Context: an optimization exercise on an open-source flow, tuned for small area. The choices shown serve that exercise and are no tape-out recipe. In this exercise RTL edits were held to simulation tests only and were not proved equivalent to the original. Some runs may be left out. An edit can pass the tests and still lose a function that they never use.

File: flow/design.v
module control_unit
(
    input [31:0] instr_in,
    output reg valid_out,
    output reg rs1_read_out,
    output reg rs2_read_out,
    output reg [6:0] imm_out,
    output reg [6:0] alu_op_out,
    output reg [2:0] alu_sub_sra_out,
    output reg [3:0] alu_src1_out,             
    output reg [3:0] alu_src2_out,            
    output reg rd_write_out,
    output reg mem_read_out,
    output reg mem_write_out,
    output reg [3:0] mem_width_out,
    output reg mem_zero_extend_out,  
    output reg [3:0] branch_op_out
  );
 always @* begin
      valid_out = 0;
      rs1_read_out = 0;
      rs2_read_out = 0;
      imm_out = 7'b0;
      alu_op_out = 7'b0;
      alu_sub_sra_out = 3'b0;
      alu_src1_out = 4'b0;
      alu_src2_out = 4'b0;
      rd_write_out = 0;
      mem_read_out = 0;
      mem_write_out = 0;
      mem_width_out = 4'b0;
      mem_zero_extend_out = 1'b0;
      branch_op_out = 4'b0000;
 casez (instr_in)
  32'b???????_?????_?????_000_?????_0010011  : begin
                 valid_out = 0;
                 rs1_read_out = 1;
                 imm_out = 7'b0010011;
                 alu_op_out = 7'b0010011;
                 alu_sub_sra_out = 0;
                 alu_src1_out = 4'b0000;
                 alu_src2_out = 4'b0101;
                 rd_write_out = 1;
             end
  32'b???????_?????_?????_010_?????_0010011: begin
                 valid_out = 0;
                 rs1_read_out = 1;
                 imm_out = 7'b0010011;
                 alu_op_out = 7'b0010011;
                 alu_sub_sra_out = 1;
                 alu_src1_out = 4'b0000;
                 alu_src2_out = 4'b0101;
                 rd_write_out = 1;
             end
  32'b???????_?????_?????_011_?????_0010011: begin
                 valid_out = 0;
                 rs1_read_out = 1;
                 imm_out = 7'b0010011;
                 alu_op_out = 7'b0010011;
                 alu_sub_sra_out = 1;
                 alu_src1_out = 4'b0000;
                 alu_src2_out = 4'b0101;
                 rd_write_out = 1;
             end
  32'b???????_?????_?????_100_?????_0010011: begin
                 valid_out = 0;
                 rs1_read_out = 1;
                 imm_out = 7'b0010011;
                 alu_op_out = 7'b0010011;
                 alu_src1_out = 4'b0000;
                 alu_src2_out = 4'b0101;
                 rd_write_out = 1;
             end
  32'b???????_?????_?????_110_?????_0010011: begin
                 valid_out = 0;
                 rs1_read_out = 1;
                 imm_out = 7'b0010011;
                 alu_op_out = 7'b0010011;
                 alu_src1_out = 4'b0000;
                 alu_src2_out = 4'b0101;
                 rd_write_out = 1;
             end
  32'b???????_?????_?????_111_?????_0010011: begin
                 valid_out = 0;
                 rs1_read_out = 1;
                 imm_out = 7'b0010011;
                 alu_op_out = 7'b0010011;
                 alu_src1_out = 4'b0000;
                 alu_src2_out = 4'b0101;
                 rd_write_out = 1;
             end
  32'b0000000_?????_?????_001_?????_0010011: begin
                 valid_out = 0;
                 rs1_read_out = 1;
                 imm_out = 7'b0010011;
                 alu_op_out = 7'b0010011;
                 alu_src1_out = 4'b0000;
                 alu_src2_out = 4'b0101;
                 rd_write_out = 1;
             end
  32'b0000000_?????_?????_101_?????_0010011: begin
                 valid_out = 0;
                 rs1_read_out = 1;
                 imm_out = 7'b0010011;
                 alu_op_out = 7'b0010011;
                 alu_sub_sra_out = 0;
                 alu_src1_out = 4'b0000;
                 alu_src2_out = 4'b0101;
                 rd_write_out = 1;
             end
  32'b0100000_?????_?????_101_?????_0010011: begin
                 valid_out = 0;
                 rs1_read_out = 1;
                 imm_out = 7'b0010011;
                 alu_op_out = 7'b0010011;
                 alu_sub_sra_out = 1;
                 alu_src1_out = 4'b0000;
                 alu_src2_out = 4'b0101;
                 rd_write_out = 1;
             end
  32'b0000000_?????_?????_000_?????_0110011  : begin
                 valid_out = 0;
                 rs1_read_out = 1;
                 rs2_read_out = 1;
                 alu_op_out = 7'b0110011;
                 alu_sub_sra_out = 0;
                 alu_src1_out = 4'b0000;
                 alu_src2_out = 4'b0000;
                 rd_write_out = 1;
             end
  32'b0100000_?????_?????_000_?????_0110011: begin
                 valid_out = 0;
                 rs1_read_out = 1;
                 rs2_read_out = 1;
                 alu_op_out = 7'b0110011;
                 alu_sub_sra_out = 1;
                 alu_src1_out = 4'b0000;
                 alu_src2_out = 4'b0000;
                 rd_write_out = 1;
             end
  32'b0000000_?????_?????_001_?????_0110011: begin
                 valid_out = 0;
                 rs1_read_out = 1;
                 rs2_read_out = 1;
                 alu_op_out = 7'b0110011;
                 alu_src1_out = 4'b0000;
                 alu_src2_out = 4'b0000;
                 rd_write_out = 1;
             end
  32'b0000000_?????_?????_010_?????_0110011: begin
                 valid_out = 0;
                 rs1_read_out = 1;
                 rs2_read_out = 1;
                 alu_op_out = 7'b0110011;
                 alu_sub_sra_out = 1;
                 alu_src1_out = 4'b0000;
                 alu_src2_out = 4'b0000;
                 rd_write_out = 1;
             end
  32'b0000000_?????_?????_011_?????_0110011: begin
                 valid_out = 0;
                 rs1_read_out = 1;
                 rs2_read_out = 1;
                 alu_op_out = 7'b0110011;
                 alu_sub_sra_out = 1;
                 alu_src1_out = 4'b0000;
                 alu_src2_out = 4'b0000;
                 rd_write_out = 1;
             end
  32'b0000000_?????_?????_100_?????_0110011: begin
                 valid_out = 0;
                 rs1_read_out = 1;
                 rs2_read_out = 1;
                 alu_op_out =  7'b0110011;
                 alu_src1_out = 4'b0000;
                 alu_src2_out = 4'b0000;
                 rd_write_out = 1;
             end
  32'b0000000_?????_?????_101_?????_0110011: begin
                 valid_out = 0;
                 rs1_read_out = 1;
                 rs2_read_out = 1;
                 alu_op_out = 7'b0110011;
                 alu_sub_sra_out = 0;
                 alu_src1_out = 4'b0000;
                 alu_src2_out = 4'b0000;
                 rd_write_out = 1;
             end
  32'b0100000_?????_?????_101_?????_0110011: begin
                 valid_out = 0;
                 rs1_read_out = 1;
                 rs2_read_out = 1;
                 alu_op_out = 7'b0110011;
                 alu_sub_sra_out = 1;
                 alu_src1_out = 4'b0000;
                 alu_src2_out = 4'b0000;
                 rd_write_out = 1;
             end
  32'b0000000_?????_?????_110_?????_0110011: begin
                 valid_out = 0;
                 rs1_read_out = 1;
                 rs2_read_out = 1;
                 alu_op_out = 7'b0110011;
                 alu_src1_out = 4'b0000;
                 alu_src2_out = 4'b0000;
                 rd_write_out = 1;
             end
  32'b0000000_?????_?????_111_?????_0110011: begin
                 valid_out = 0;
                 rs1_read_out = 1;
                 rs2_read_out = 1;
                 alu_op_out = 7'b0110011;
                 alu_src1_out = 4'b0000;
                 alu_src2_out = 4'b0000;
                 rd_write_out = 1;
             end
   32'b???????_?????_?????_???_?????_0110111  : begin
                 valid_out = 0;
                 imm_out = 7'b0110111;
                 alu_op_out = 7'b0110111;
                 alu_sub_sra_out = 0;
                 alu_src1_out = 4'b1010;  
                 alu_src2_out = 4'b0101;  
                 rd_write_out = 1;
             end
   32'b???????_?????_?????_???_?????_0010111  : begin
                 valid_out = 0;
                 imm_out = 7'b0110111;
                 alu_op_out = 7'b0110111;
                 alu_sub_sra_out = 0;
                 alu_src1_out = 4'b0101;  
                 alu_src2_out = 4'b0101;  
                 rd_write_out = 1;
             end
    32'b???????_?????_?????_???_?????_1101111  : begin
                 valid_out = 0;
                 imm_out = 7'b1101111;
                 alu_op_out = 7'b1101111;
                 alu_sub_sra_out = 0;
                 alu_src1_out = 4'b0101;  
                 alu_src2_out = 4'b1010;  
                 branch_op_out = 4'b1111;
                 rd_write_out = 1;
             end
     32'b???????_?????_?????_000_?????_1100111  : begin
                 valid_out = 0;
                 rs1_read_out = 1;
                 imm_out = 7'b1101111;
                 alu_op_out = 7'b1101111;
                 alu_sub_sra_out = 0;
                 alu_src1_out = 4'b0101;  
                 alu_src2_out = 4'b1010;  
                 branch_op_out = 4'b1111;
                 rd_write_out = 1;
             end
      32'b???????_?????_?????_000_?????_1100011  : begin
                 valid_out = 0;
                 rs1_read_out = 1;
                 rs2_read_out = 1;
                 imm_out = 7'b1100011;
                 alu_op_out = 7'b1100011;
                 alu_sub_sra_out = 1;
                 alu_src1_out = 4'b0000;  
                 alu_src2_out = 4'b0000;  
                 branch_op_out = 4'b0101;
             end
      32'b???????_?????_?????_001_?????_1100011: begin
                 valid_out = 0;
                 rs1_read_out = 1;
                 rs2_read_out = 1;
                 imm_out = 7'b1100011;
                 alu_op_out = 7'b1100011;
                 alu_sub_sra_out = 1;
                 alu_src1_out = 4'b0000;  
                 alu_src2_out = 4'b0000;  
                 branch_op_out = 4'b1010;
             end
      32'b???????_?????_?????_100_?????_1100011: begin
                 valid_out = 0;
                 rs1_read_out = 1;
                 rs2_read_out = 1;
                 imm_out = 7'b1100011;
                 alu_op_out = 7'b1100011;
                 alu_sub_sra_out = 1;
                 alu_src1_out = 4'b0000;  
                 alu_src2_out = 4'b0000;  
                 branch_op_out = 4'b1010;
             end
      32'b???????_?????_?????_101_?????_1100011: begin
                 valid_out = 0;
                 rs1_read_out = 1;
                 rs2_read_out = 1;
                 imm_out = 7'b1100011;
                 alu_op_out = 7'b1100011;
                 alu_sub_sra_out = 1;
                 alu_src1_out = 4'b0000;  
                 alu_src2_out = 4'b0000;  
                 branch_op_out = 4'b0101;
             end
      32'b???????_?????_?????_110_?????_1100011: begin
                 valid_out = 0;
                 rs1_read_out = 1;
                 rs2_read_out = 1;
                 imm_out = 7'b1100011;
                 alu_op_out = 7'b1100011;
                 alu_sub_sra_out = 1;
                 alu_src1_out = 4'b0000;  
                 alu_src2_out = 4'b0000;  
                 branch_op_out = 4'b1010;
             end
      32'b???????_?????_?????_111_?????_1100011: begin
                 valid_out = 0;
                 rs1_read_out = 1;
                 rs2_read_out = 1;
                 imm_out = 7'b1100011;
                 alu_op_out = 7'b1100011;
                 alu_sub_sra_out = 1;
                 alu_src1_out = 4'b0000;  
                 alu_src2_out = 4'b0000;  
                 branch_op_out = 4'b0101;
             end
      32'b???????_?????_?????_000_?????_0000011  : begin
                 valid_out = 1;
                 rs1_read_out = 1;
                 imm_out = 7'b0000011;
                 alu_op_out = 7'b0000011;
                 alu_sub_sra_out = 0;
                 alu_src1_out = 4'b0000;  
                 alu_src2_out =  4'b0101;  
                 mem_read_out = 1;
                 mem_width_out = 4'b1010;
                 mem_zero_extend_out = 0;
                 rd_write_out = 1;
             end
      32'b???????_?????_?????_001_?????_0000011: begin
                 valid_out = 1;
                 rs1_read_out = 1;
                 imm_out = 7'b0000011;
                 alu_op_out = 7'b0000011;
                 alu_sub_sra_out = 0;
                 alu_src1_out = 4'b0000;  
                 alu_src2_out =  4'b0101;  
                 mem_read_out = 1;
                 mem_width_out = 4'b0101;
                 mem_zero_extend_out = 0;
                 rd_write_out = 1;
             end
      32'b???????_?????_?????_010_?????_0000011: begin
                 valid_out = 1;
                 rs1_read_out = 1;
                 imm_out = 7'b0000011;
                 alu_op_out = 7'b0000011;
                 alu_sub_sra_out = 0;
                 alu_src1_out = 4'b0000;  
                 alu_src2_out =  4'b0101;  
                 mem_read_out = 1;
                 mem_width_out = 4'b0000;
                 rd_write_out = 1;
             end
      32'b???????_?????_?????_100_?????_0000011: begin
                 valid_out = 1;
                 rs1_read_out = 1;
                 imm_out = 7'b0000011;
                 alu_op_out = 7'b0000011;
                 alu_sub_sra_out = 0;
                 alu_src1_out = 4'b0000;  
                 alu_src2_out =  4'b0101;  
                 mem_read_out = 1;
                 mem_width_out = 4'b1010;
                 mem_zero_extend_out = 1;
                 rd_write_out = 1;
             end
      32'b???????_?????_?????_101_?????_0000011: begin
                 valid_out = 1;
                 rs1_read_out = 1;
                 imm_out = 7'b0000011;
                 alu_op_out = 7'b0000011;
                 alu_sub_sra_out = 0;
                 alu_src1_out = 4'b0000;  
                 alu_src2_out =  4'b0101;  
                 mem_read_out = 1;
                 mem_width_out = 4'b0101;
                 mem_zero_extend_out = 1;
                 rd_write_out = 1;
             end
      32'b???????_?????_?????_000_?????_0100011  : begin
                 valid_out = 1;
                 rs1_read_out = 1;
                 rs2_read_out = 1;
                 imm_out = 7'b0100011;
                 alu_op_out = 7'b0100011;
                 alu_sub_sra_out = 0;
                 alu_src1_out = 4'b0000;  
                 alu_src2_out =  4'b0101;  
                 mem_write_out = 1;
                 mem_width_out = 4'b1010;
             end
      32'b???????_?????_?????_001_?????_0100011: begin
                 valid_out = 1;
                 rs1_read_out = 1;
                 rs2_read_out = 1;
                 imm_out = 7'b0100011;
                 alu_op_out = 7'b0100011;
                 alu_sub_sra_out = 0;
                 alu_src1_out = 4'b0000;  
                 alu_src2_out =  4'b0101;  
                 mem_write_out = 1;
                 mem_width_out = 4'b0101;
             end
      32'b???????_?????_?????_010_?????_0100011: begin
                 valid_out = 1;
                 rs1_read_out = 1;
                 rs2_read_out = 1;
                 imm_out = 7'b0100011;
                 alu_op_out = 7'b0100011;
                 alu_sub_sra_out = 0;
                 alu_src1_out = 4'b0000;  
                 alu_src2_out =  4'b0101;  
                 mem_write_out = 1;
                 mem_width_out = 4'b0000;
             end
      32'b???????_?????_00000_???_00000_0000000: begin
                            valid_out = 0;
                            rs1_read_out = 1;
                            imm_out = 7'b0000000;
                            alu_op_out = 7'b0010011;
                            alu_sub_sra_out = 0;
                            alu_src1_out = 4'b0000;
                            alu_src2_out = 4'b0101;
                            rd_write_out = 1;
                  end
             endcase
         end
     endmodule
module immediat (
    input [6:0] imm_in,
    input [31:0] instr_in,
    output reg [31:0] imm_value_out
);
    wire [31:0] imm_i;
    wire [31:0] imm_i_ld;
    wire [31:0] imm_u;
    wire [31:0] imm_b;
    wire [31:0] imm_j;
    wire [31:0] imm_s;
    assign imm_i = instr_in[31:20];
    assign imm_u = instr_in[31:12];
    assign imm_b = {instr_in[7], instr_in[30:25], instr_in[11:8], instr_in[31]};
    assign imm_j = instr_in[31:12];
    assign imm_s = {instr_in[31:25], instr_in[11:7]};
    always @* begin
        case (imm_in)
            7'b0010011:     imm_value_out = imm_i;
            7'b0000011:     imm_value_out = imm_i;
            7'b0110111:        imm_value_out = imm_u;
            7'b1100011:        imm_value_out = imm_b;
            7'b1101111:        imm_value_out = imm_j;
            7'b0100011:        imm_value_out = imm_s;
            7'b0000000:      imm_value_out = 32'b0;
            default:        imm_value_out = 32'b0;
        endcase
    end
endmodule
module regs(
  input req,
  input rs_read,
  input [4:0] rs1_in,
  input [4:0] rs2_in,
  input [4:0] rd_in,
  input rd_write_in,
  input [31:0] rd_value_in,
  output reg [31:0] rs1_value_out,
  output reg [31:0] rs2_value_out
);
  reg [31:0] regs [31:0];
  always @(posedge req)
  begin
      if (!rs_read) begin
          rs1_value_out <= regs[rs1_in];
          rs2_value_out <= regs[rs2_in];
      end
      if (!rd_write_in)
          regs[rd_in] <= rd_value_in;
  end
endmodule
module decode (
   input req,
   input reset,
   input rs_read,
   input [4:0] rd_in,
   input rd_write_in,
   input [31:0] rd_value_in,
   input [31:0] instr_in,
   input [31:0] pc_in_dec,
   output reg [31:0] pc_out_dec,
   output reg valid_out,
   output reg [2:0] funct3_out,         
   output reg [6:0] funct7_out,        
   output reg [6:0] alu_op_out,
   output reg alu_sub_sra_out,    
   output reg [4:0] rd_out,
   output reg rd_write_out,
   output reg [31:0] rs1_value_out,            
   output reg [31:0] rs2_value_out,           
   output reg [31:0] imm_value_out           
);
    wire [4:0] rs2;
    wire [4:0] rs1;
    wire [4:0] rd;
    logic [2:0] funct3;
    wire [6:0] funct7;
    assign rs2 = instr_in[24:20];
    assign rs1 = instr_in[19:15];
    assign rd  = instr_in[11:7];
    assign funct7 = instr_in[31:25];
    always @ ( * ) begin
      if (instr_in[6:0] == 7'b0000000) funct3 = 3'b0;
      else funct3 = instr_in[14:12];
    end
    reg [31:0] rs1_v_out;
    reg [31:0] rs2_v_out;
    regs regs (
        .req(req),
        .rs_read(rs_read),
        .rs1_in(rs1),
        .rs2_in(rs2),
        .rd_in(rd_in),
        .rd_write_in(rd_write_in),
        .rd_value_in(rd_value_in),
        .rs1_value_out(rs1_v_out),
        .rs2_value_out(rs2_v_out)
    );
    reg valid;
    wire rs1_read;
    wire rs2_read;
    reg [6:0] imm;
    reg [6:0] alu_op;
    reg [2:0] alu_sub_sra;
    reg [3:0] alu_src1;
    reg [3:0] alu_src2;
    reg rd_write;
    reg mem_read;
    reg mem_write;
    reg [3:0] mem_width;
    reg mem_zero_extend;
    reg [3:0] branch_op;
    reg branch_pc_src;
    control_unit control_unit (
        .instr_in(instr_in),
        .valid_out(valid),
        .rs1_read_out(rs1_read),
        .rs2_read_out(rs2_read),
        .imm_out(imm),
        .alu_op_out(alu_op),
        .alu_sub_sra_out(alu_sub_sra),
        .alu_src1_out(alu_src1),
        .alu_src2_out(alu_src2),
        .rd_write_out(rd_write), 
        .mem_read_out(mem_read), 
        .mem_write_out(mem_write), 
        .mem_width_out(mem_width), 
        .mem_zero_extend_out(mem_zero_extend),
        .branch_op_out(branch_op)
    );
    reg [31:0] imm_value;
    immediat immediat (
        .imm_in(imm),
        .instr_in(instr_in),
        .imm_value_out(imm_value)
    );
    always @ ( * ) begin
    rs1_value_out = rs1_v_out;
    rs2_value_out = rs2_v_out;
    end
    always_ff @(posedge req) begin
        if (reset) begin
            pc_out_dec <= 32'b0;
            valid_out <= 0;
            alu_op_out <= 7'b0;
            alu_sub_sra_out <= 1'b0;
            rd_out <= 5'b0;
            rd_write_out <= 0;
            imm_value_out <= 32'b0;
            funct3_out <= 3'b0;
            funct7_out <= 7'b0;
        end
        else if (!rs_read) begin
            pc_out_dec <= pc_in_dec;
            valid_out <= valid;
            alu_op_out <= alu_op;
            alu_sub_sra_out <= alu_sub_sra[0];
            rd_out <= rd;
            rd_write_out <= rd_write;
            imm_value_out <= imm_value;
            funct3_out <= funct3;
            funct7_out <= funct7;
        end
    end
endmodule
module alu(
  input [6:0] opcode_in,
  input [2:0] funct3,
  input [6:0] funct7,
  input [31:0] rs1_value_in,
  input [31:0] rs2_value_in,
  input [31:0] imm_value_in,
  output wire non_zero_out,
  output reg [31:0] result_out
  );
  reg [31:0] src1;
  reg [31:0] src2;
  wire src1_sign;
  wire src2_sign;
  wire [4:0] shift;
  wire [31:0] srl_sra;
  wire [32:0] add_sub;
  wire sub_or_sra;
  assign sub_or_sra = (funct7 == 7'h20 || imm_value_in[11:5] == 7'h20)? 1'b0 : 1'b1;
  wire carry;
  wire sign;
  wire ovf;
  wire lt;
  wire ltu;
  always @* begin  
        src1 = 32'b0;
        src2 = 32'b0;
        case (opcode_in)
            7'b0110011:  begin
                      src1 = rs1_value_in;
                      src2 = rs2_value_in;
                      end
            7'b0010011, 7'b0000011, 7'b0100011: begin
                                      src1 = rs1_value_in;
                                      src2 = imm_value_in;
                                      end
        endcase
  end
  assign src1_sign = src1[31];
  assign src2_sign = src2[31];
  assign shift = src2[4:0];
  assign add_sub = sub_or_sra ? src1 + src2 : src1 - src2;
  assign srl_sra = (opcode_in == 7'b0110011)? ($signed({sub_or_sra ? 1'b1 : src1_sign , src1}) >>> src2) : ($signed({sub_or_sra ? 1'b1 : src1_sign , src1}) >>> shift);
  assign carry = add_sub[32];
  assign sign  = add_sub[31];
  assign ovf   = (!src1_sign && src2_sign && sign) || (src1_sign && !src2_sign && !sign);
  assign lt  = sign != ovf;
  assign ltu = carry;
    always @* begin
      result_out = 32'b0;
      case (opcode_in)
        7'b0110011:
          case (funct3)
            3'b000: result_out = add_sub[31:0];  
            3'b100: result_out = src1 ^ src2;    
            3'b110: result_out = src1 | src2;    
            3'b111: result_out = src1 & src2;    
            3'b001: result_out = src1 << src2;   
            3'b101: result_out = srl_sra;        
            3'b010: result_out = {31'b0, lt};    
            3'b011: result_out = {31'b0, ltu};   
          endcase
        7'b0010011:
          case (funct3)
            3'b000: result_out = add_sub[31:0];  
            3'b100: result_out = src1 ^ src2;    
            3'b110: result_out = src1 | src2;    
            3'b111: result_out = src1 & src2;    
            3'b001: result_out = src1 << src2;   
            3'b101: result_out = srl_sra;        
            3'b010: result_out = {31'b0, lt};    
            3'b011: result_out = {31'b0, ltu};   
          endcase
        7'b0000011 , 7'b0100011:
              result_out = add_sub[31:0];  
      endcase
    end
    assign non_zero_out = |result_out;
endmodule
module branch_pc (
    input [6:0] opcode,
    input [31:0] pc_in,
    input funct3,
    input [31:0] rs1_value_in,
    input [31:0] rs2_value_in,
    input [31:0] imm_value_in,
    output reg [31:0] pc_out,
    output reg branch_mispredicted_out
);
    reg branch;
    always @(*) begin
      branch_mispredicted_out = 1'b0;
      pc_out = 32'b0;
      branch = 0;
      if (opcode == 7'b1100011) begin
        case(funct3)
          000: branch = (rs1_value_in == rs2_value_in) ? 1 : 0;       
          001: branch = (rs1_value_in != rs2_value_in) ? 1 : 0;       
          100: branch = (rs1_value_in < rs2_value_in) ? 1 : 0;        
          101: branch = (rs1_value_in >= rs2_value_in) ? 1 : 0;       
          110: branch = (rs1_value_in < rs2_value_in) ? 1 : 0;        
          111: branch = (rs1_value_in >= rs2_value_in) ? 1 : 0;       
          default:       branch = 0;
        endcase
      end
      if (branch == 1 || opcode == 7'b1101111 ) begin pc_out = pc_in + imm_value_in;
                                                            branch_mispredicted_out = 1;
                                                    end
      if (opcode == 7'b1100111) begin
                                        pc_out = rs1_value_in + imm_value_in;
                                        branch_mispredicted_out = 1;
                                        end
    end
endmodule
module execute(
  input req,
  input stall_in,
  input [6:0] alu_opcode_in,
  input [2:0] alu_funct3,
  input [6:0] alu_funct7,
  input [31:0] rs1_value_in,
  input [31:0] rs2_value_in,
  input [31:0] imm_value_in,
  input [31:0] pc_co_in,
  input [4:0] rd_in,
  input rd_write_in,
  output reg rd_write,
  output reg [4:0] rd_out,
  output reg alu_non_zero_out,
  output reg [31:0] result_out,
  output reg [31:0] lsu_out,
  output reg [31:0] branch_pc_out,
  output reg branch_mispredicted_out
  );
  reg [31:0] rs1_value;  
  reg [31:0] rs2_value;  
  reg alu_non_zero;
  reg [31:0] alu_result;
  alu alu(
    .opcode_in(alu_opcode_in),
    .funct3(alu_funct3),
    .funct7(alu_funct7),
    .rs1_value_in(rs1_value_in),
    .rs2_value_in(rs2_value_in),
    .imm_value_in(imm_value_in),
    .non_zero_out(alu_non_zero),
    .result_out(alu_result)
    );
    reg [31:0] branch_pc;
    branch_pc branch (
        .opcode(alu_opcode_in),
        .pc_in(pc_co_in),
        .funct3(alu_funct3),
        .rs1_value_in(rs1_value_in),
        .rs2_value_in(rs2_value_in),
        .imm_value_in(imm_value_in),
        .pc_out(branch_pc_out),
        .branch_mispredicted_out(branch_mispredicted_out)
    );
    always @ ( * ) begin
          lsu_out = alu_result;
    end
   always @(posedge req) begin
      if(!stall_in) begin
      rd_write <= !rd_write_in;
      result_out <= alu_result;
      rd_out <= rd_in;
      alu_non_zero_out <= alu_non_zero;
      end
      else rd_write <= 1'b1;
    end
endmodule
module fetch(
input req,
input reset,
input instr_rvalid_in,
input [31:0] instr_rdata_in,
input branch_mispredicted_in,  
input [31:0] pc_in,
output reg instr_req_out,
output reg [31:0] instr_addr_out,
output wire instr_read_out,
output reg [31:0] instr_out,
output reg [31:0] pc_out
);
reg [31:0] next_pc;
wire [31:0] pc;
assign pc = branch_mispredicted_in ? pc_in : next_pc;
always @ (*) begin
  instr_addr_out = pc;
end
assign instr_read_out = instr_rvalid_in;
always_ff @ (posedge req) begin
  if (instr_rvalid_in)begin
    instr_out <= instr_rdata_in;
    next_pc <= pc + 1'b1;
    pc_out <= pc;
  end
  if (reset)  begin
    next_pc <= 0;
    instr_out <= 32'h0000000f;  
    pc_out <= 32'b0;
  end
  instr_req_out <= !reset;
end
endmodule
module lsu(
  input req,
  input [6:0] opcode_in,
  input [2:0] funct3,
  input [4:0] rd_in_lsu,
  input mem_valid,
  input [31:0] data_add_in,
  input [31:0] mem_wdata_in,
  input data_rvalid,
  input [31:0] data_rdata_in,
  output reg [31:0] data_add_o,
  output reg [31:0] data_wdata_o,
  output reg [3:0] data_be_o,
  output reg data_we_o,
  output reg data_req_o,
  output reg rd_write,
  output reg [4:0] rd_out_lsu,
  output reg [31:0] mem_data_out
  );
  wire [2:0] add_req ;
  assign add_req = data_add_in % 4;
  reg [2:0] funct;
  reg [2:0] add;
  reg [4:0] rd_in_data;
  always @(posedge req) begin
    rd_in_data <= rd_in_lsu;
    if (mem_valid && opcode_in == 7'b0000011) begin
      funct <= funct3;
      add <= add_req;
    end
  end
  always @ ( * ) begin
    data_req_o = 0;
    data_we_o = 1'b0;
    data_be_o = 4'b0;
    mem_data_out = 32'b0;
    rd_write = 1'b1;
    rd_out_lsu = rd_in_data;
    data_add_o = data_add_in;
    data_wdata_o = mem_wdata_in;
    if (data_rvalid) begin
              case (funct)
                3'b000:   begin
                          case (add)
                                0:  mem_data_out = {{24{data_rdata_in[7]}},data_rdata_in[7:0]};
                                1:  mem_data_out = {{24{data_rdata_in[15]}},data_rdata_in[15:7]};
                                2:  mem_data_out = {{24{data_rdata_in[23]}},data_rdata_in[23:16]};
                                3:  mem_data_out = {{24{data_rdata_in[31]}},data_rdata_in[31:24]};
                          endcase
                          end
                3'b001:   begin
                          case (add)
                                0:  mem_data_out = {{16{data_rdata_in[15]}},data_rdata_in[15:0]};
                                2:  mem_data_out = {{16{data_rdata_in[31]}},data_rdata_in[31:16]};
                          endcase
                          end
                3'b010:   mem_data_out = data_rdata_in;
                3'b100:   begin
                          case (add)
                                0:  mem_data_out = {{24{1'b0}},data_rdata_in[7:0]};
                                1:  mem_data_out = {{24{1'b0}},data_rdata_in[15:7]};
                                2:  mem_data_out = {{24{1'b0}},data_rdata_in[23:16]};
                                3:  mem_data_out = {{24{1'b0}},data_rdata_in[31:24]};
                          endcase
                          end
                3'b101:   begin
                          case (add)
                                0:  mem_data_out = {{16{1'b0}},data_rdata_in[15:0]};
                                2:  mem_data_out = {{16{1'b0}},data_rdata_in[31:16]};
                          endcase
                          end
              endcase
              rd_write = 0;
              rd_out_lsu = rd_in_data;
    end
    if (mem_valid) begin
      data_req_o = 1;
      case (opcode_in)
        7'b0000011: begin
          data_we_o = 0;
          end
        7'b0100011:  begin
          data_we_o = 1;
          case (funct3)
            3'b000:   begin
                      case (add_req)
                            0:  data_be_o = 4'b1000;
                            1:  data_be_o = 4'b1001;
                            2:  data_be_o = 4'b1010;
                            3:  data_be_o = 4'b1100;
                      endcase
                      end
            3'b001:   begin
                      case (add_req)
                            0:  data_be_o = 4'b0010;
                            2:  data_be_o = 4'b0011;
                      endcase
                      end
            3'b010:   data_be_o = 4'b0001;
          endcase
        end
      endcase
    end
  end
endmodule
module riscy_core (
  input clk,
  input rst,
  output instr_req_o,
  output [31:0] instr_addr_o,
  input instr_rvalid_i,
  input [31:0] instr_rdata_i,
  output data_req_o,
  output data_we_o,
  output [3:0] data_be_o,
  output [31:0] data_addr_o,
  output [31:0] data_wdata_o,
  input data_rvalid_i,
  input [31:0] data_rdata_i,
  output rf_we_o,
  output [4:0] rf_waddr_o,
  output [31:0] rf_wdata_o
);
  wire [31:0] instr, pc, pc_dec, branch_pc, lsu_addr;
  wire [31:0] rs1, rs2, imm, ex_result, mem_data;
  wire [2:0] funct3;
  wire [6:0] funct7, opcode;
  wire [4:0] rd_dec, ex_rd, lsu_rd;
  wire br, rvalid, valid_dec, sub_sra, rd_write_dec, ex_rd_write, lsu_rd_write, non_zero;
  wire rd_write_n = data_rvalid_i ? lsu_rd_write : ex_rd_write;
  wire [4:0] rd_w = data_rvalid_i ? lsu_rd : ex_rd;
  wire [31:0] rd_value = data_rvalid_i ? mem_data : ex_result;
  assign rf_we_o = !rd_write_n;
  assign rf_waddr_o = rd_w;
  assign rf_wdata_o = rd_value;
  fetch fetch (
    .req(clk),
    .reset(rst),
    .instr_rvalid_in(instr_rvalid_i),
    .instr_rdata_in(instr_rdata_i),
    .branch_mispredicted_in(br),
    .pc_in(branch_pc),
    .instr_req_out(instr_req_o),
    .instr_addr_out(instr_addr_o),
    .instr_read_out(rvalid),
    .instr_out(instr),
    .pc_out(pc)
  );
  decode deco (
    .req(clk),
    .reset(rst),
    .rs_read(!rvalid),
    .rd_in(rd_w),
    .rd_write_in(rd_write_n),
    .rd_value_in(rd_value),
    .instr_in(instr),
    .pc_in_dec(pc),
    .pc_out_dec(pc_dec),
    .valid_out(valid_dec),
    .funct3_out(funct3),
    .funct7_out(funct7),
    .alu_op_out(opcode),
    .alu_sub_sra_out(sub_sra),
    .rd_out(rd_dec),
    .rd_write_out(rd_write_dec),
    .rs1_value_out(rs1),
    .rs2_value_out(rs2),
    .imm_value_out(imm)
  );
  execute exec (
    .req(clk),
    .stall_in(valid_dec),
    .alu_opcode_in(opcode),
    .alu_funct3(funct3),
    .alu_funct7(funct7),
    .rs1_value_in(rs1),
    .rs2_value_in(rs2),
    .imm_value_in(imm),
    .pc_co_in(pc_dec),
    .rd_in(rd_dec),
    .rd_write_in(rd_write_dec),
    .rd_write(ex_rd_write),
    .rd_out(ex_rd),
    .alu_non_zero_out(non_zero),
    .result_out(ex_result),
    .lsu_out(lsu_addr),
    .branch_pc_out(branch_pc),
    .branch_mispredicted_out(br)
  );
  lsu lsu (
    .req(clk),
    .opcode_in(opcode),
    .funct3(funct3),
    .rd_in_lsu(rd_dec),
    .mem_valid(valid_dec),
    .data_add_in(lsu_addr),
    .mem_wdata_in(rs2),
    .data_rvalid(data_rvalid_i),
    .data_rdata_in(data_rdata_i),
    .data_add_o(data_addr_o),
    .data_wdata_o(data_wdata_o),
    .data_be_o(data_be_o),
    .data_we_o(data_we_o),
    .data_req_o(data_req_o),
    .rd_write(lsu_rd_write),
    .rd_out_lsu(lsu_rd),
    .mem_data_out(mem_data)
  );
endmodule
File: flow/run.sh
#!/bin/bash
# synth_recipe.tcl (not shown) runs the flow's synth.tcl, then flattens the netlist and writes it again
# the make line also repeats each setting of config.mk as NAME=value (left out here)
make -C /OpenROAD-flow-scripts/flow DESIGN_CONFIG=/design/flow/config.mk WORK_HOME=/design/flow/orfs CLKGATE_MAP_FILE= SYNTH_SCRIPT=/design/flow/synth_recipe.tcl finish
File: flow/config.mk
export PLATFORM = sky130hd
export DESIGN_NAME = riscy_core
export DESIGN_NICKNAME = riscy_core
export VERILOG_FILES = /design/flow/design.v
export SDC_FILE = /design/flow/constraint.sdc
export NUM_CORES = 4
export LEC_CHECK = 0
export CAP_MARGIN = 20
export CORE_MARGIN = 2
export CORE_UTILIZATION = 40
export SLEW_MARGIN = 20
File: flow/constraint.sdc
create_clock -name core_clock -period 11.0 [get_ports {clk}]
set_input_delay 2.2000 -clock core_clock [delete_from_list [all_inputs] [get_ports {clk}]]
set_output_delay 2.2000 -clock core_clock [all_outputs]
set_load 0.01 [all_outputs]
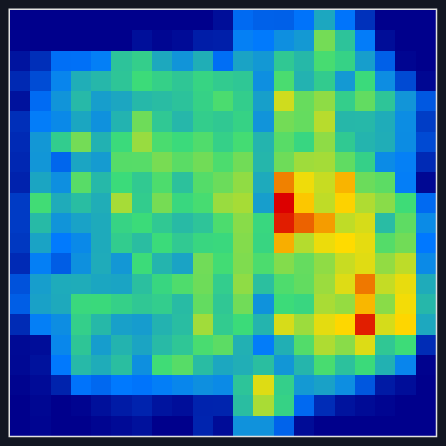
Fig. 1. Wire density map (run 1).
(1 px per um) 21 x 21 tiles, from dark blue (low) to red (high), scaled to the fullest tile. Values are wire area over tile area, all layers added.
emptiest ninth of the die: lower left
nearly empty tiles: 11%
tiles over half the peak: 27%
mean over tiles: 0.25
fullest tile: 0.69

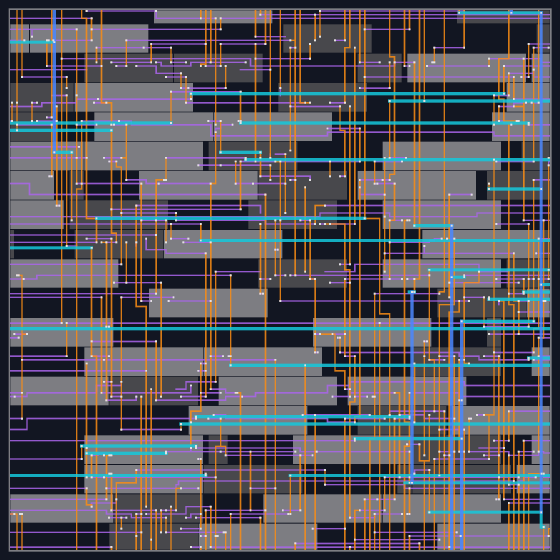
Fig. 2. A small window of the routed layout (run 1).
Window x 81 to 131, y 294 to 344 um. Cells in gray, sequential cells in the stronger gray; small squares are vias.
| color | layer |
|---|---|
| purple | met1 |
| orange | met2 |
| blue | met4 |
| cyan | met3 |
cells with their middle in the window: 59
most frequent: edfxtp_1 (33), mux4_2 (17), clkbuf_16 (4)
netlist names of flops here include: `deco.regs.regs` (33)
sequential cells in the window: 33

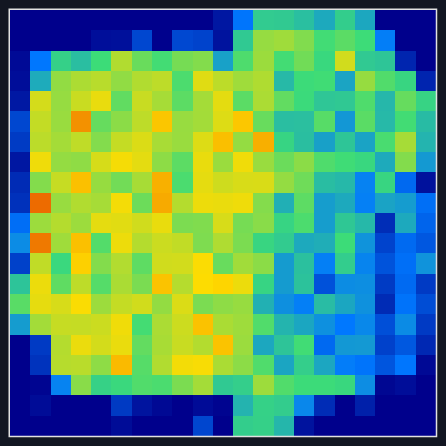
Fig. 3. Cell area per tile (run 1).
(1 px per um) 21 x 21 tiles, from dark blue (low) to red (high), 0 to 100% covered.
nearly empty tiles: 12%
fullest tile: 88%
mean over tiles: 43%

==> flow_metrics.tcl, run 1 <==
set metrics [dict create \
    yosysSeqAreaShare 0.527 \
    cts.sinks 1308 \
    grt_max_degree 134 \
    fmax_ghz 0.0952 \
    nClkBuffers 183 \
    fin_ws_ns 0.491 \
    reg2reg_from "deco.alu_op_out[5]$_SDFFE_PP0P_" \
    final_nets 5427 \
    grt_use_met3 0.0547 \
    drive_above_1_share 0.231 \
    rrSetupSlack_ns 4.01 \
    reg2reg_depth 20 \
    cpMostUsedCell "nand2_1" \
    drc 0 \
    wl_met3_mm 23.8 \
    whs_ns 0.373 \
    yosys.area.top_type "edfxtp_1" \
    wl_mm 270 \
    antenna_found_initial 15 \
    sh_seq_area 0.462 \
    synth_fa_ha_area_frac 0.0255 \
    synth_area_leaders "edfxtp_1 (48%), mux4_2 (21%), dfxtp_1 (5.0%)" \
    met1_length_mm 104 \
    synth-xor-area-share 0.0164 \
    crit_cells 22 \
    status "timing/DRC/antenna clean" \
    p_clk_frac 0.406 \
    synth_compound_gate_area_share 0.0903 \
    drt_iter0_drc 6625 \
    postCtsSetupBuffers 0 \
    finalInstanceArea_sq_mm 0.0812 \
    critical_path_class "reg -> out" \
    cts_buffers 142 \
    bufAreaShareNonClock 0.0408 \
    min_path_type "reg -> reg" \
    min_delay_path_depth 0 \
    min-delay-start "deco.rd_out[4]$_SDFFE_PP0P_" \
    clock_latency_ns 0.82 \
    grt_usage 0.295 \
    yosys.area_share.simple 0.0725 \
    multi_input_area_sq_mm 0.0323 \
    muxShareOfSynthArea 0.242 \
    ys_types 102 \
    cts_tree "yes" \
    worstReg2RegEnd "exec.result_out[29]$_DFFE_PN_" \
    core_sq_mm 0.176 \
    syn-mean-instance-area_sq_um 14.0 \
]
## Run 2: files that changed since run 1, shown whole
==> flow/design.v <==
module riscy_core (
  input clk,
  input rst,
  output instr_req_o,
  output [31:0] instr_addr_o,
  input instr_rvalid_i,
  input [31:0] instr_rdata_i,
  output data_req_o,
  output data_we_o,
  output [3:0] data_be_o,
  output [31:0] data_addr_o,
  output [31:0] data_wdata_o,
  input data_rvalid_i,
  input [31:0] data_rdata_i,
  output rf_we_o,
  output [4:0] rf_waddr_o,
  output [31:0] rf_wdata_o
);
  localparam [2:0] C_NONE = 3'd0, C_U = 3'd1, C_R = 3'd2, C_I = 3'd3,
                   C_B = 3'd4, C_J = 3'd5, C_L = 3'd6, C_S = 3'd7;
  wire [31:0] iw = instr_rdata_i;
  wire [6:0] op = iw[6:0];
  wire [2:0] f3 = iw[14:12];
  wire f7_0 = iw[31:25] == 7'h00;
  wire f7_20 = iw[31:25] == 7'h20;
  wire is_nop = op == 7'b0000000 && iw[19:15] == 5'd0 && iw[11:7] == 5'd0;
  reg [2:0] cls;
  always @* begin
    cls = C_NONE;
    case (op)
      7'b0010011: if ((f3 != 3'b001 && f3 != 3'b101) || f7_0 || (f3 == 3'b101 && f7_20)) cls = C_I;
      7'b0110011: if (f7_0 || (f7_20 && (f3 == 3'b000 || f3 == 3'b101))) cls = C_R;
      7'b0110111, 7'b0010111: cls = C_U;
      7'b1101111: cls = C_J;
      7'b1100111: if (f3 == 3'b000) cls = C_J;
      7'b1100011: if (f3[2:1] != 2'b01) cls = C_B;
      7'b0000011: if (f3 != 3'b011 && f3[2:1] != 2'b11) cls = C_L;
      7'b0100011: if (f3[2:1] != 2'b11 && f3 != 3'b011 && !f3[2]) cls = C_S;
      default: if (is_nop) cls = C_I;
    endcase
  end
  wire [31:7] iw_m = is_nop ? {12'b0, iw[19:15], 3'b000, iw[11:7]} : iw[31:7];
  reg [2:0] f_cls;
  reg [31:7] f_ins;
  reg [31:0] f_pc;
  reg req_q;
  wire br;
  wire [31:0] sum;
  wire [31:0] pc = br ? sum : f_pc + 32'd1;
  assign instr_addr_o = pc;
  assign instr_req_o = req_q;
  always @(posedge clk) begin
    req_q <= !rst;
    if (rst) begin
      f_cls <= C_NONE;
      f_pc <= 32'hffffffff;
    end else if (instr_rvalid_i) begin
      f_cls <= cls;
      f_pc <= pc;
    end
    if (instr_rvalid_i)
      f_ins <= iw_m;
  end
  reg [1023:0] rf;
  wire we = rf_we_o;
  wire [4:0] wa = rf_waddr_o;
  wire [31:0] wd = rf_wdata_o;
  genvar gi;
  generate
    for (gi = 0; gi < 32; gi = gi + 1) begin : g_rf
      always @(posedge clk)
        if (we && wa == gi)
          rf[gi*32 +: 32] <= wd;
    end
  endgenerate
  wire [31:0] sel1 = 32'd1 << f_ins[19:15];
  wire [31:0] sel2 = 32'd1 << f_ins[24:20];
  reg [31:0] rd1, rd2;
  integer k;
  always @* begin
    rd1 = 32'd0;
    rd2 = 32'd0;
    for (k = 0; k < 32; k = k + 1) begin
      rd1 = rd1 | ({32{sel1[k]}} & rf[k*32 +: 32]);
      rd2 = rd2 | ({32{sel2[k]}} & rf[k*32 +: 32]);
    end
  end
  reg [2:0] d_cls;
  reg [31:7] d_ins;
  reg [31:0] d_pc;
  reg [31:0] d_rs1, d_rs2;
  always @(posedge clk) begin
    if (rst)
      d_cls <= C_NONE;
    else if (instr_rvalid_i)
      d_cls <= f_cls;
    if (instr_rvalid_i) begin
      d_ins <= f_ins;
      d_pc <= f_pc;
      d_rs1 <= rd1;
      d_rs2 <= rd2;
    end
  end
  wire c_r = d_cls == C_R;
  wire c_i = d_cls == C_I;
  wire c_s = d_cls == C_S;
  wire c_b = d_cls == C_B;
  wire c_j = d_cls == C_J;
  wire c_bj = d_cls[2:1] == 2'b10;
  wire c_mem = d_cls[2:1] == 2'b11;
  wire c_alu = d_cls[2:1] == 2'b01;
  wire c_wr = c_alu || d_cls == C_U || c_j;
  wire [2:0] e_f3 = d_ins[14:12];
  wire sub = d_ins[31:25] == 7'h20 && !c_bj;
  reg [31:0] src2;
  always @* begin
    if (c_r) src2 = d_rs2;
    else if (c_s) src2 = {20'b0, d_ins[31:25], d_ins[11:7]};
    else if (c_b) src2 = {20'b0, d_ins[7], d_ins[30:25], d_ins[11:8], d_ins[31]};
    else if (c_j) src2 = {12'b0, d_ins[31:12]};
    else src2 = {20'b0, d_ins[31:20]};
  end
  wire [31:0] src1 = c_bj ? d_pc : d_rs1;
  wire [32:0] add = {1'b0, src1} + {1'b0, src2 ^ {32{sub}}} + {32'b0, sub};
  assign sum = add[31:0];
  wire ltu = add[32] ^ sub;
  wire ovf = (!src1[31] && src2[31] && sum[31]) || (src1[31] && !src2[31] && !sum[31]);
  wire lt = sum[31] != ovf;
  wire sh_left = !e_f3[2];
  wire fill = sh_left ? 1'b0 : (sub ? src1[31] : 1'b1);
  wire big = c_r && |src2[31:5];
  reg [31:0] sh_in, sh_out_l;
  integer b;
  always @* begin
    for (b = 0; b < 32; b = b + 1)
      sh_in[b] = sh_left ? src1[31-b] : src1[b];
  end
  wire [63:0] sh_ext = {{32{fill}}, sh_in} >> src2[4:0];
  wire [31:0] sh_out = big ? {32{fill}} : sh_ext[31:0];
  always @* begin
    for (b = 0; b < 32; b = b + 1)
      sh_out_l[b] = sh_out[31-b];
  end
  reg [31:0] res;
  always @* begin
    case (e_f3)
      3'b000: res = sum;
      3'b001: res = sh_out_l;
      3'b010: res = {31'b0, lt};
      3'b011: res = {31'b0, ltu};
      3'b100: res = src1 ^ src2;
      3'b101: res = sh_out;
      3'b110: res = src1 | src2;
      default: res = src1 & src2;
    endcase
    if (!c_alu) res = 32'b0;
  end
  wire eq = d_rs1 == d_rs2;
  assign br = c_j || (c_b && (eq ^ e_f3[0]));
  assign data_req_o = c_mem;
  assign data_we_o = d_cls[0];
  assign data_addr_o = sum;
  assign data_wdata_o = d_rs2;
  reg [3:0] be;
  always @* begin
    be = 4'b0000;
    case (e_f3[1:0])
      2'b00: case (sum[1:0])
               2'd0: be = 4'b1000;
               2'd1: be = 4'b1001;
               2'd2: be = 4'b1010;
               default: be = 4'b1100;
             endcase
      2'b01: if (sum[1:0] == 2'd0) be = 4'b0010;
             else if (sum[1:0] == 2'd2) be = 4'b0011;
      2'b10: be = 4'b0001;
      default: be = 4'b0000;
    endcase
  end
  assign data_be_o = be;
  reg [31:0] w_res;
  reg w_we;
  reg [4:0] w_rd;
  reg [2:0] l_f3;
  reg [1:0] l_off;
  always @(posedge clk) begin
    w_res <= res;
    w_we <= c_wr;
    w_rd <= d_ins[11:7];
    l_f3 <= e_f3;
    l_off <= sum[1:0];
  end
  wire [31:0] dr = data_rdata_i;
  reg [31:0] ld;
  always @* begin
    ld = 32'b0;
    case (l_f3)
      3'b000: case (l_off)
                2'd0: ld = {{24{dr[7]}}, dr[7:0]};
                2'd1: ld = {{23{dr[15]}}, dr[15:7]};
                2'd2: ld = {{24{dr[23]}}, dr[23:16]};
                default: ld = {{24{dr[31]}}, dr[31:24]};
              endcase
      3'b001: if (l_off == 2'd0) ld = {{16{dr[15]}}, dr[15:0]};
              else if (l_off == 2'd2) ld = {{16{dr[31]}}, dr[31:16]};
      3'b010: ld = dr;
      3'b100: case (l_off)
                2'd0: ld = {24'b0, dr[7:0]};
                2'd1: ld = {23'b0, dr[15:7]};
                2'd2: ld = {24'b0, dr[23:16]};
                default: ld = {24'b0, dr[31:24]};
              endcase
      3'b101: if (l_off == 2'd0) ld = {16'b0, dr[15:0]};
              else if (l_off == 2'd2) ld = {16'b0, dr[31:16]};
      default: ld = 32'b0;
    endcase
  end
  assign rf_we_o = data_rvalid_i || w_we;
  assign rf_waddr_o = w_rd;
  assign rf_wdata_o = data_rvalid_i ? ld : w_res;
endmodule
==> flow_metrics.tcl, run 2 <==
set metrics [dict create \
    fmax_ghz 0.105 \
    worstPathMaxFanout 36 \
    fin_cells 6893 \
    drc 0 \
    drive_above_1_share 0.124 \
    antenna_found_initial 18 \
    core_sq_mm 0.148 \
    synth-xor-area-share 0.0183 \
    final_nets 5004 \
    met1_length_mm 102 \
    dpl.cell_count 6631 \
    yosysSeqAreaShare 0.619 \
    setup.worst_path.start "d_cls[2]$_SDFFE_PP0P_" \
    finalInstanceArea_sq_mm 0.0694 \
    drt_iter0_drc 12200 \
    critical_path_class "reg -> out" \
    grt.busiest_layer "met2" \
    whs_ns 0.419 \
    post-synth-top-count-cell "edfxtp_1" \
    crit_cells 19 \
    fin_ws_ns 1.43 \
    min-delay-start "f_ins[11]$_DFFE_PP_" \
    drtAntennaViolNets 0 \
    synth_area_leaders "edfxtp_1 (59%), a22oi_1 (8.3%), a221oi_1 (3.1%)" \
    grt_use_met3 0.178 \
    postCtsSetupBuffers 0 \
    tightest_slew_ns 1.37 \
    cts_resized 0 \
    status "timing/DRC/antenna clean" \
    whs_endpoint "d_ins[11]$_DFFE_PP_" \
    top_layer_used "met5" \
    regArea_sq_mm 0.0368 \
    wl_met3_mm 51.8 \
    slew_viol_final 0 \
    reg2reg_depth 17 \
    ys_types 87 \
    min_path_type "reg -> reg" \
    dieArea_sq_mm 0.152 \
    sh_seq_area 0.530 \
    syn-mean-instance-area_sq_um 12.9 \
    cts_tree "yes" \
    synth_fa_ha_area_frac 0.0213 \
    yosysTopAreaCellShare 0.591 \
    min_delay_path_depth 0 \
    synth_compound_gate_area_share 0.197 \
    nClkBuffers 163 \
    worstSetupStartpointType "flip-flop" \
    start_util 0.402 \
    yosys.area_share.simple 0.0817 \
    muxShareOfSynthArea 0.0322 \
    p_clk_frac 0.370 \
    clockNetworkAreaShare 0.0618 \
    grt_max_degree 74 \
    power_mw 12.2 \
    synth_flop_cell "edfxtp_1" \
    vias_per_cell 7.64 \
    final_common_cell "edfxtp_1" \
    synth_top_family_by_area "compound AO/OA/AOI/OAI gates" \
    seq_power_share 0.457 \
    synth_area_sq_mm 0.0594 \
    multi_input_area_sq_mm 0.0218 \
    yosys.area.top_type "edfxtp_1" \
    cp_top_family "compound AO/OA/AOI/OAI gates" \
    bufAreaShareNonClock 0.0518 \
    cp.buffers_inverters 5 \
    io_buffer_count 208 \
    rrSetupSlack_ns 3.83 \
    worstReg2RegEnd "w_res[26]$_SDFF_PP0_" \
    clock_latency_ns 0.81 \
    fin_util 0.470 \
    synth_enable_flop_cells 1170 \
    fin_crit_ns 9.57 \
    grt_use_met1 0.472 \
    reg2reg_from "d_cls[2]$_SDFFE_PP0P_" \
    io_pins 209 \
]
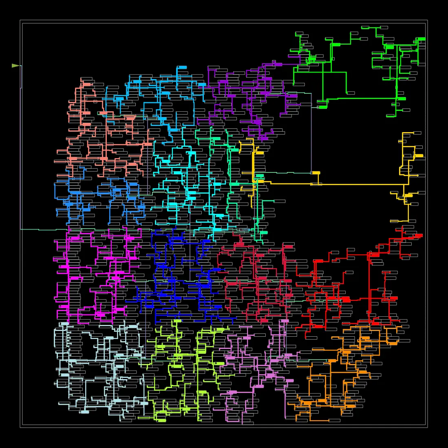
Fig. 4. Clock tree after CTS (run 2).
Root Driver: clkbuf_16
FFs & Latches: 1,252
Num Clock Sinks: 1,252
CTS Buf Count: 133
H-tree levels: 4

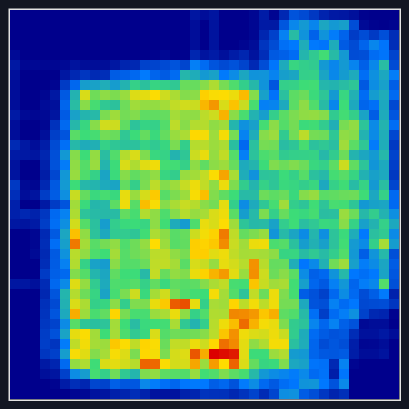
Fig. 5. Wire density map (run 2).
(1 px per um) 39 x 39 tiles, from dark blue (low) to red (high), scaled to the fullest tile. Values are wire area over tile area, all layers added.
emptiest ninth of the die: upper left
tiles over half the peak: 36%
nearly empty tiles: 15%
fullest tile: 1.1
mean over tiles: 0.39
Overall Global Routing Usage: 0.399
Routed Wire Length: 313 mm
per-cell routed wire length: 45.4 um

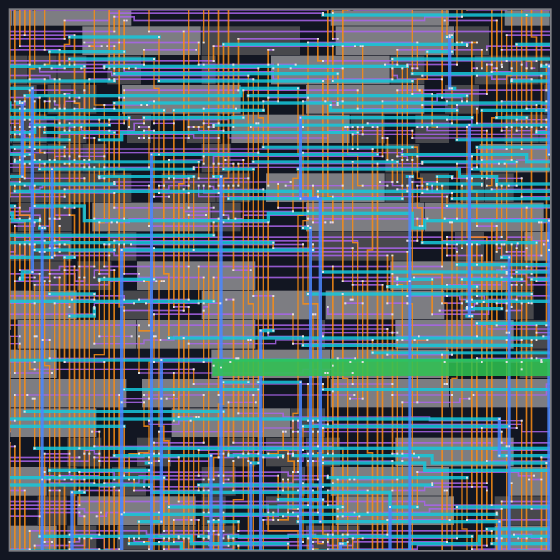
Fig. 6. A small window of the routed layout (run 2).
Window x 72 to 122, y 267 to 317 um. Cells in gray, sequential cells in the stronger gray; small squares are vias.
| color | layer |
|---|---|
| purple | met1 |
| cyan | met3 |
| blue | met4 |
| orange | met2 |
| green | met5 |
cells with their middle in the window: 105
most frequent: edfxtp_1 (33), a22oi_1 (23), a221oi_1 (16)
netlist names of flops here include: `rf` (33)
sequential cells in the window: 33

==> run 2 -> run 3 <==
--- a/flow/design.v
+++ b/flow/design.v
@@ -78,11 +78,11 @@
   reg [31:0] rd1, rd2;
   integer k;
   always @* begin
-    rd1 = 32'd0;
-    rd2 = 32'd0;
+    rd1 = 32'hffffffff;
+    rd2 = 32'hffffffff;
     for (k = 0; k < 32; k = k + 1) begin
-      rd1 = rd1 | ({32{sel1[k]}} & rf[k*32 +: 32]);
-      rd2 = rd2 | ({32{sel2[k]}} & rf[k*32 +: 32]);
+      rd1 = rd1 & ({32{~sel1[k]}} | rf[k*32 +: 32]);
+      rd2 = rd2 & ({32{~sel2[k]}} | rf[k*32 +: 32]);
     end
   end
   reg [2:0] d_cls;
--- a/flow/config.mk
+++ b/flow/config.mk
@@ -5,7 +5,10 @@
 export SDC_FILE = /design/flow/constraint.sdc
 export NUM_CORES = 4
 export LEC_CHECK = 0
-export CAP_MARGIN = 20
+export CAP_MARGIN = 10
 export CORE_MARGIN = 2
 export CORE_UTILIZATION = 40
-export SLEW_MARGIN = 20
+export CTS_BUF_LIST = sky130_fd_sc_hd__clkbuf_8
+export CTS_CLUSTER_DIAMETER = 50
+export CTS_CLUSTER_SIZE = 15
+export SLEW_MARGIN = 10
==> flow_metrics.tcl, run 3 <==
set metrics [dict create \
    cts.sinks 1252 \
    reg2reg_depth 17 \
    cp_top_family "compound AO/OA/AOI/OAI gates" \
    wl_mm 308 \
    drive_above_1_share 0.116 \
    yosysSeqAreaShare 0.631 \
    synth_top_family_by_area "compound AO/OA/AOI/OAI gates" \
    wl_met3_mm 51.0 \
    synth_compound_gate_area_share 0.180 \
    dpl.cell_count 6600 \
    yosysTopAreaCellShare 0.603 \
    synth_flop_cell "edfxtp_1" \
    dieArea_sq_mm 0.149 \
    cpMostUsedCell "o21ai_1" \
    power_mw 11.1 \
    synth_area_leaders "edfxtp_1 (60%), o22ai_1 (10%), dfxtp_1 (2.8%)" \
    seq_power_share 0.502 \
    min_period_over_period 0.876 \
    post-synth-top-count-cell "edfxtp_1" \
    multi_input_cells 2934 \
    fin_ws_ns 1.36 \
    final_nets 4985 \
    top_layer_used "met5" \
    htreeDepth 4 \
    synth_enable_flop_cells 1170 \
    worstSetupStartpointType "flip-flop" \
    synth-xor-area-share 0.0182 \
    avgRoutedWirePerCell_um 45.1 \
    start_util 0.401 \
    fin_cells 6837 \
    met1_length_mm 101 \
    clockRootBuffer "clkbuf_8" \
    yosys.area_share.simple 0.0885 \
    slew_viol_final 0 \
    cts_resized 0 \
    min_delay_path_depth 0 \
    cp.buffers_inverters 4 \
    drc 0 \
    drtAntennaViolNets 0 \
    regArea_sq_mm 0.0368 \
    finalInstanceArea_sq_mm 0.0663 \
    rrSetupSlack_ns 4.36 \
    core_sq_mm 0.145 \
    antenna_found_initial 15 \
    grt_pass1_vias 47600 \
    p_clk_frac 0.306 \
    synth_area_sq_mm 0.0583 \
    postCtsSetupBuffers 0 \
    fmax_ghz 0.104 \
    multi_input_area_sq_mm 0.0205 \
    worstPathMaxFanout 36 \
    clockNetworkAreaShare 0.0431 \
    grt_use_met1 0.474 \
    ys_types 104 \
    io_buffer_count 208 \
    final_common_cell "edfxtp_1" \
    syn2layout_area_growth_pct 13.8 \
    io_pins 209 \
    clock_latency_ns 0.96 \
    worstReg2RegEnd "w_res[0]$_SDFF_PP0_" \
    bufAreaShareNonClock 0.0486 \
    yosys.area.top_type "edfxtp_1" \
    reg2reg_from "d_cls[1]$_SDFFE_PP0P_" \
    status "timing/DRC/antenna clean" \
    setup.worst_path.start "d_cls[1]$_SDFFE_PP0P_" \
    whs_ns 0.422 \
    leakagePower_nw 22.6 \
    critical_path_class "reg -> out" \
    grt.busiest_layer "met2" \
    cts_buffers 132 \
    min_path_type "reg -> reg" \
    use_met2 0.581 \
    fin_crit_ns 9.64 \
    sh_seq_area 0.554 \
    tightest_slew_ns 1.30 \
    synth_fa_ha_area_frac 0.0214 \
]
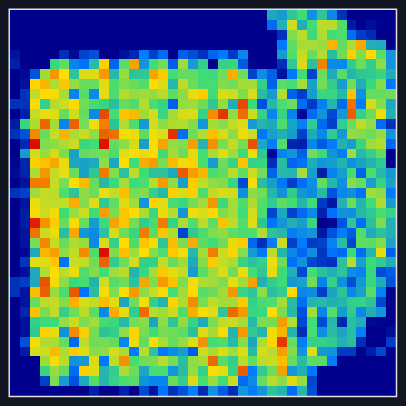
Fig. 7. Cell area per tile (run 3).
(1 px per um) 39 x 39 tiles, from dark blue (low) to red (high), 0 to 100% covered.
fullest tile: 99%
tiles over 75% full: 9.2%
mean over tiles: 43%
nearly empty tiles: 15%

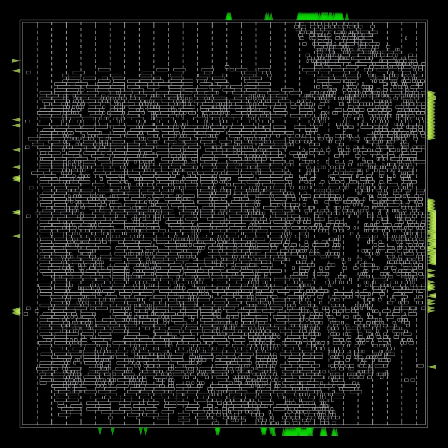
Fig. 8. Placement view (run 3).
Rows: 140
Final Util: 0.457

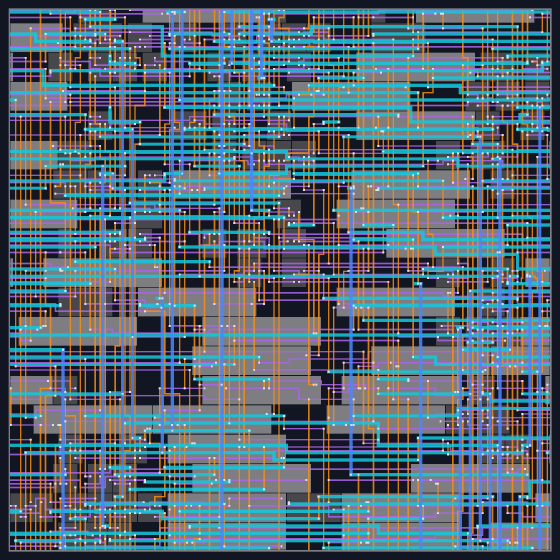
Fig. 9. A small window of the routed layout (run 3).
Window x 71 to 121, y 264 to 314 um. Cells in gray, sequential cells in the stronger gray; small squares are vias.
| color | layer |
|---|---|
| orange | met2 |
| purple | met1 |
| cyan | met3 |
| blue | met4 |
netlist names of flops here include: `rf` (29)
most frequent: o22ai_1 (50), edfxtp_1 (29), nor4_1 (10)
cells with their middle in the window: 107
sequential cells in the window: 29

==> run 3 -> run 4 <==
==> flow/flow/run.sh (new file) <==
#!/bin/bash
set -e
cd "$(dirname "$0")/.."
export BUFFER_PORTS_ARGS="-buffer_cell sky130_fd_sc_hd__buf_1"
echo "export BUFFER_PORTS_ARGS = -buffer_cell sky130_fd_sc_hd__buf_1" >> config.mk
bash standard.sh > standard.log 2>&1
==> flow/standard.sh (new file) <==
#!/bin/bash
# synth_recipe.tcl (not shown) runs the flow's synth.tcl, then flattens the netlist and writes it again
# the make line also repeats each setting of config.mk as NAME=value (left out here)
make -C /OpenROAD-flow-scripts/flow DESIGN_CONFIG=/design/flow/config.mk WORK_HOME=/design/flow/orfs CLKGATE_MAP_FILE= SYNTH_SCRIPT=/design/flow/synth_recipe.tcl "${@:-finish}"
--- a/flow/config.mk
+++ b/flow/config.mk
@@ -12,3 +12,4 @@
 export CTS_CLUSTER_DIAMETER = 50
 export CTS_CLUSTER_SIZE = 15
 export SLEW_MARGIN = 10
+export BUFFER_PORTS_ARGS = -buffer_cell sky130_fd_sc_hd__buf_1
removed: flow/run.sh
==> flow_metrics.tcl, run 4 <==
set metrics [dict create \
    status "timing/DRC/antenna clean" \
    crit_cells 17 \
    p_clk_frac 0.311 \
    sh_seq_area 0.567 \
    multi_input_area_sq_mm 0.0205 \
    drive_above_1_share 0.114 \
    syn2layout_area_growth_pct 11.4 \
    start_util 0.401 \
    critical_path_class "reg -> out" \
    reg2reg_from "d_cls[1]$_SDFFE_PP0P_" \
    drt_iter0_drc 11700 \
    min_delay_path_depth 0 \
    min_period_over_period 0.860 \
    slew_viol_final 0 \
    clockNetworkAreaShare 0.0435 \
    grt_max_degree 59 \
    fin_crit_ns 9.46 \
    tightest_slew_ns 1.30 \
    dpl.cell_count 6589 \
    cts.sinks 1252 \
    whs_endpoint "d_ins[7]$_DFFE_PP_" \
    cp.buffers_inverters 4 \
    yosysTopAreaCellShare 0.603 \
    seq_power_share 0.510 \
    antenna_found_initial 11 \
    ys_types 104 \
    met1_length_mm 100 \
    post-synth-top-count-cell "edfxtp_1" \
    wl_mm 308 \
    io_buffer_count 208 \
    vias_per_cell 7.62 \
    fin_util 0.447 \
    setup.worst_path.start "d_cls[1]$_SDFFE_PP0P_" \
    yosysSeqAreaShare 0.631 \
    nClkBuffers 134 \
    synth-xor-area-share 0.0182 \
    syn-mean-instance-area_sq_um 12.6 \
    regArea_sq_mm 0.0368 \
    power_mw 10.9 \
    grt_usage 0.400 \
    finalInstanceArea_sq_mm 0.0649 \
    drtAntennaViolNets 0 \
    synth_enable_flop_cells 1170 \
    clock_latency_ns 0.96 \
]
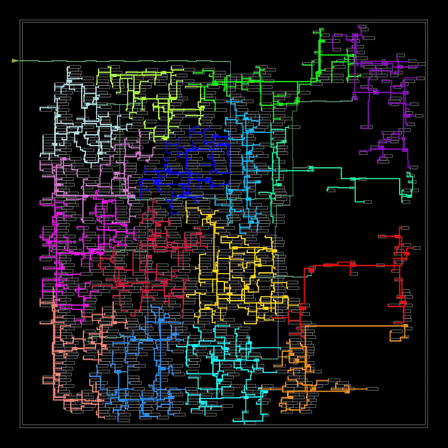
Fig. 10. Clock tree after CTS (run 4).
Root Driver: clkbuf_8
CTS Buf Count: 131

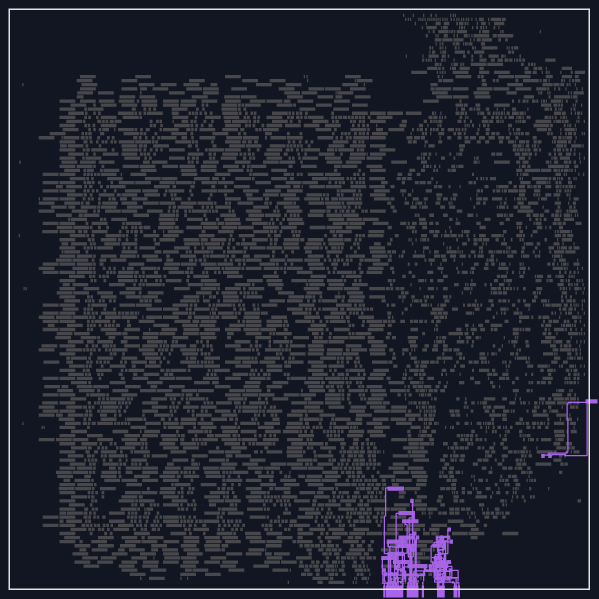
Fig. 11. Nets reached from selected ports (run 4).
(1.5 px per um)
| color | port | direction | edge | end cells | buffers | wire |
|---|---|---|---|---|---|---|
| purple | `instr_rdata_i` | input | 30 bottom, 2 right | 60 | 32 | 1,460 um |

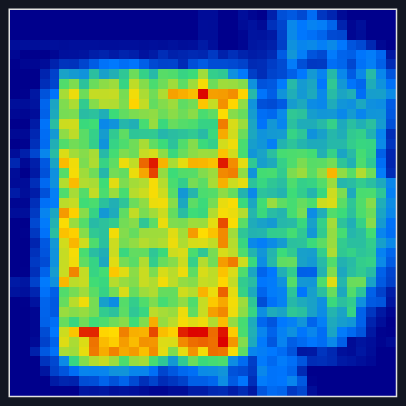
Fig. 12. Wire density map (run 4).
(1 px per um) 39 x 39 tiles, from dark blue (low) to red (high), scaled to the fullest tile. Values are wire area over tile area, all layers added.
mean over tiles: 0.39
densest ninth of the die: center
tiles over half the peak: 35%
nearly empty tiles: 13%

separate check: timing with driven ports:
No port has a modelled driver above. Below, the same layouts with a new extraction and two added sets of constraints.
Step 1: set_driving_cell puts a clkbuf_16 on clk and a buf_2 on each other input, an assumption about the parent block.
Step 2 times the ports against the registers' clock, not the clock port: input delays grow and output delays shrink by t, the midpoint of the rising clock arrivals with the driver on.
Three values: no drivers, after step 1, after step 2; two values: the first two.
| run | t (ns) | setup WS [ns] | worst data-port slew with drivers (ns) |
|---|---|---|---|
| run 1 | 0.861 | 0.491 / 0.413 / 1.274 | 0.28 |
| run 2 | 0.874 | 1.432 / 1.350 / 2.224 | 0.09 |
| run 3 | 0.986 | 1.359 / 1.283 / 2.269 | 0.09 |
| run 4 | 0.996 | 1.537 / 1.463 / 2.459 | 0.06 |
After both steps every run listed still meets setup and hold.
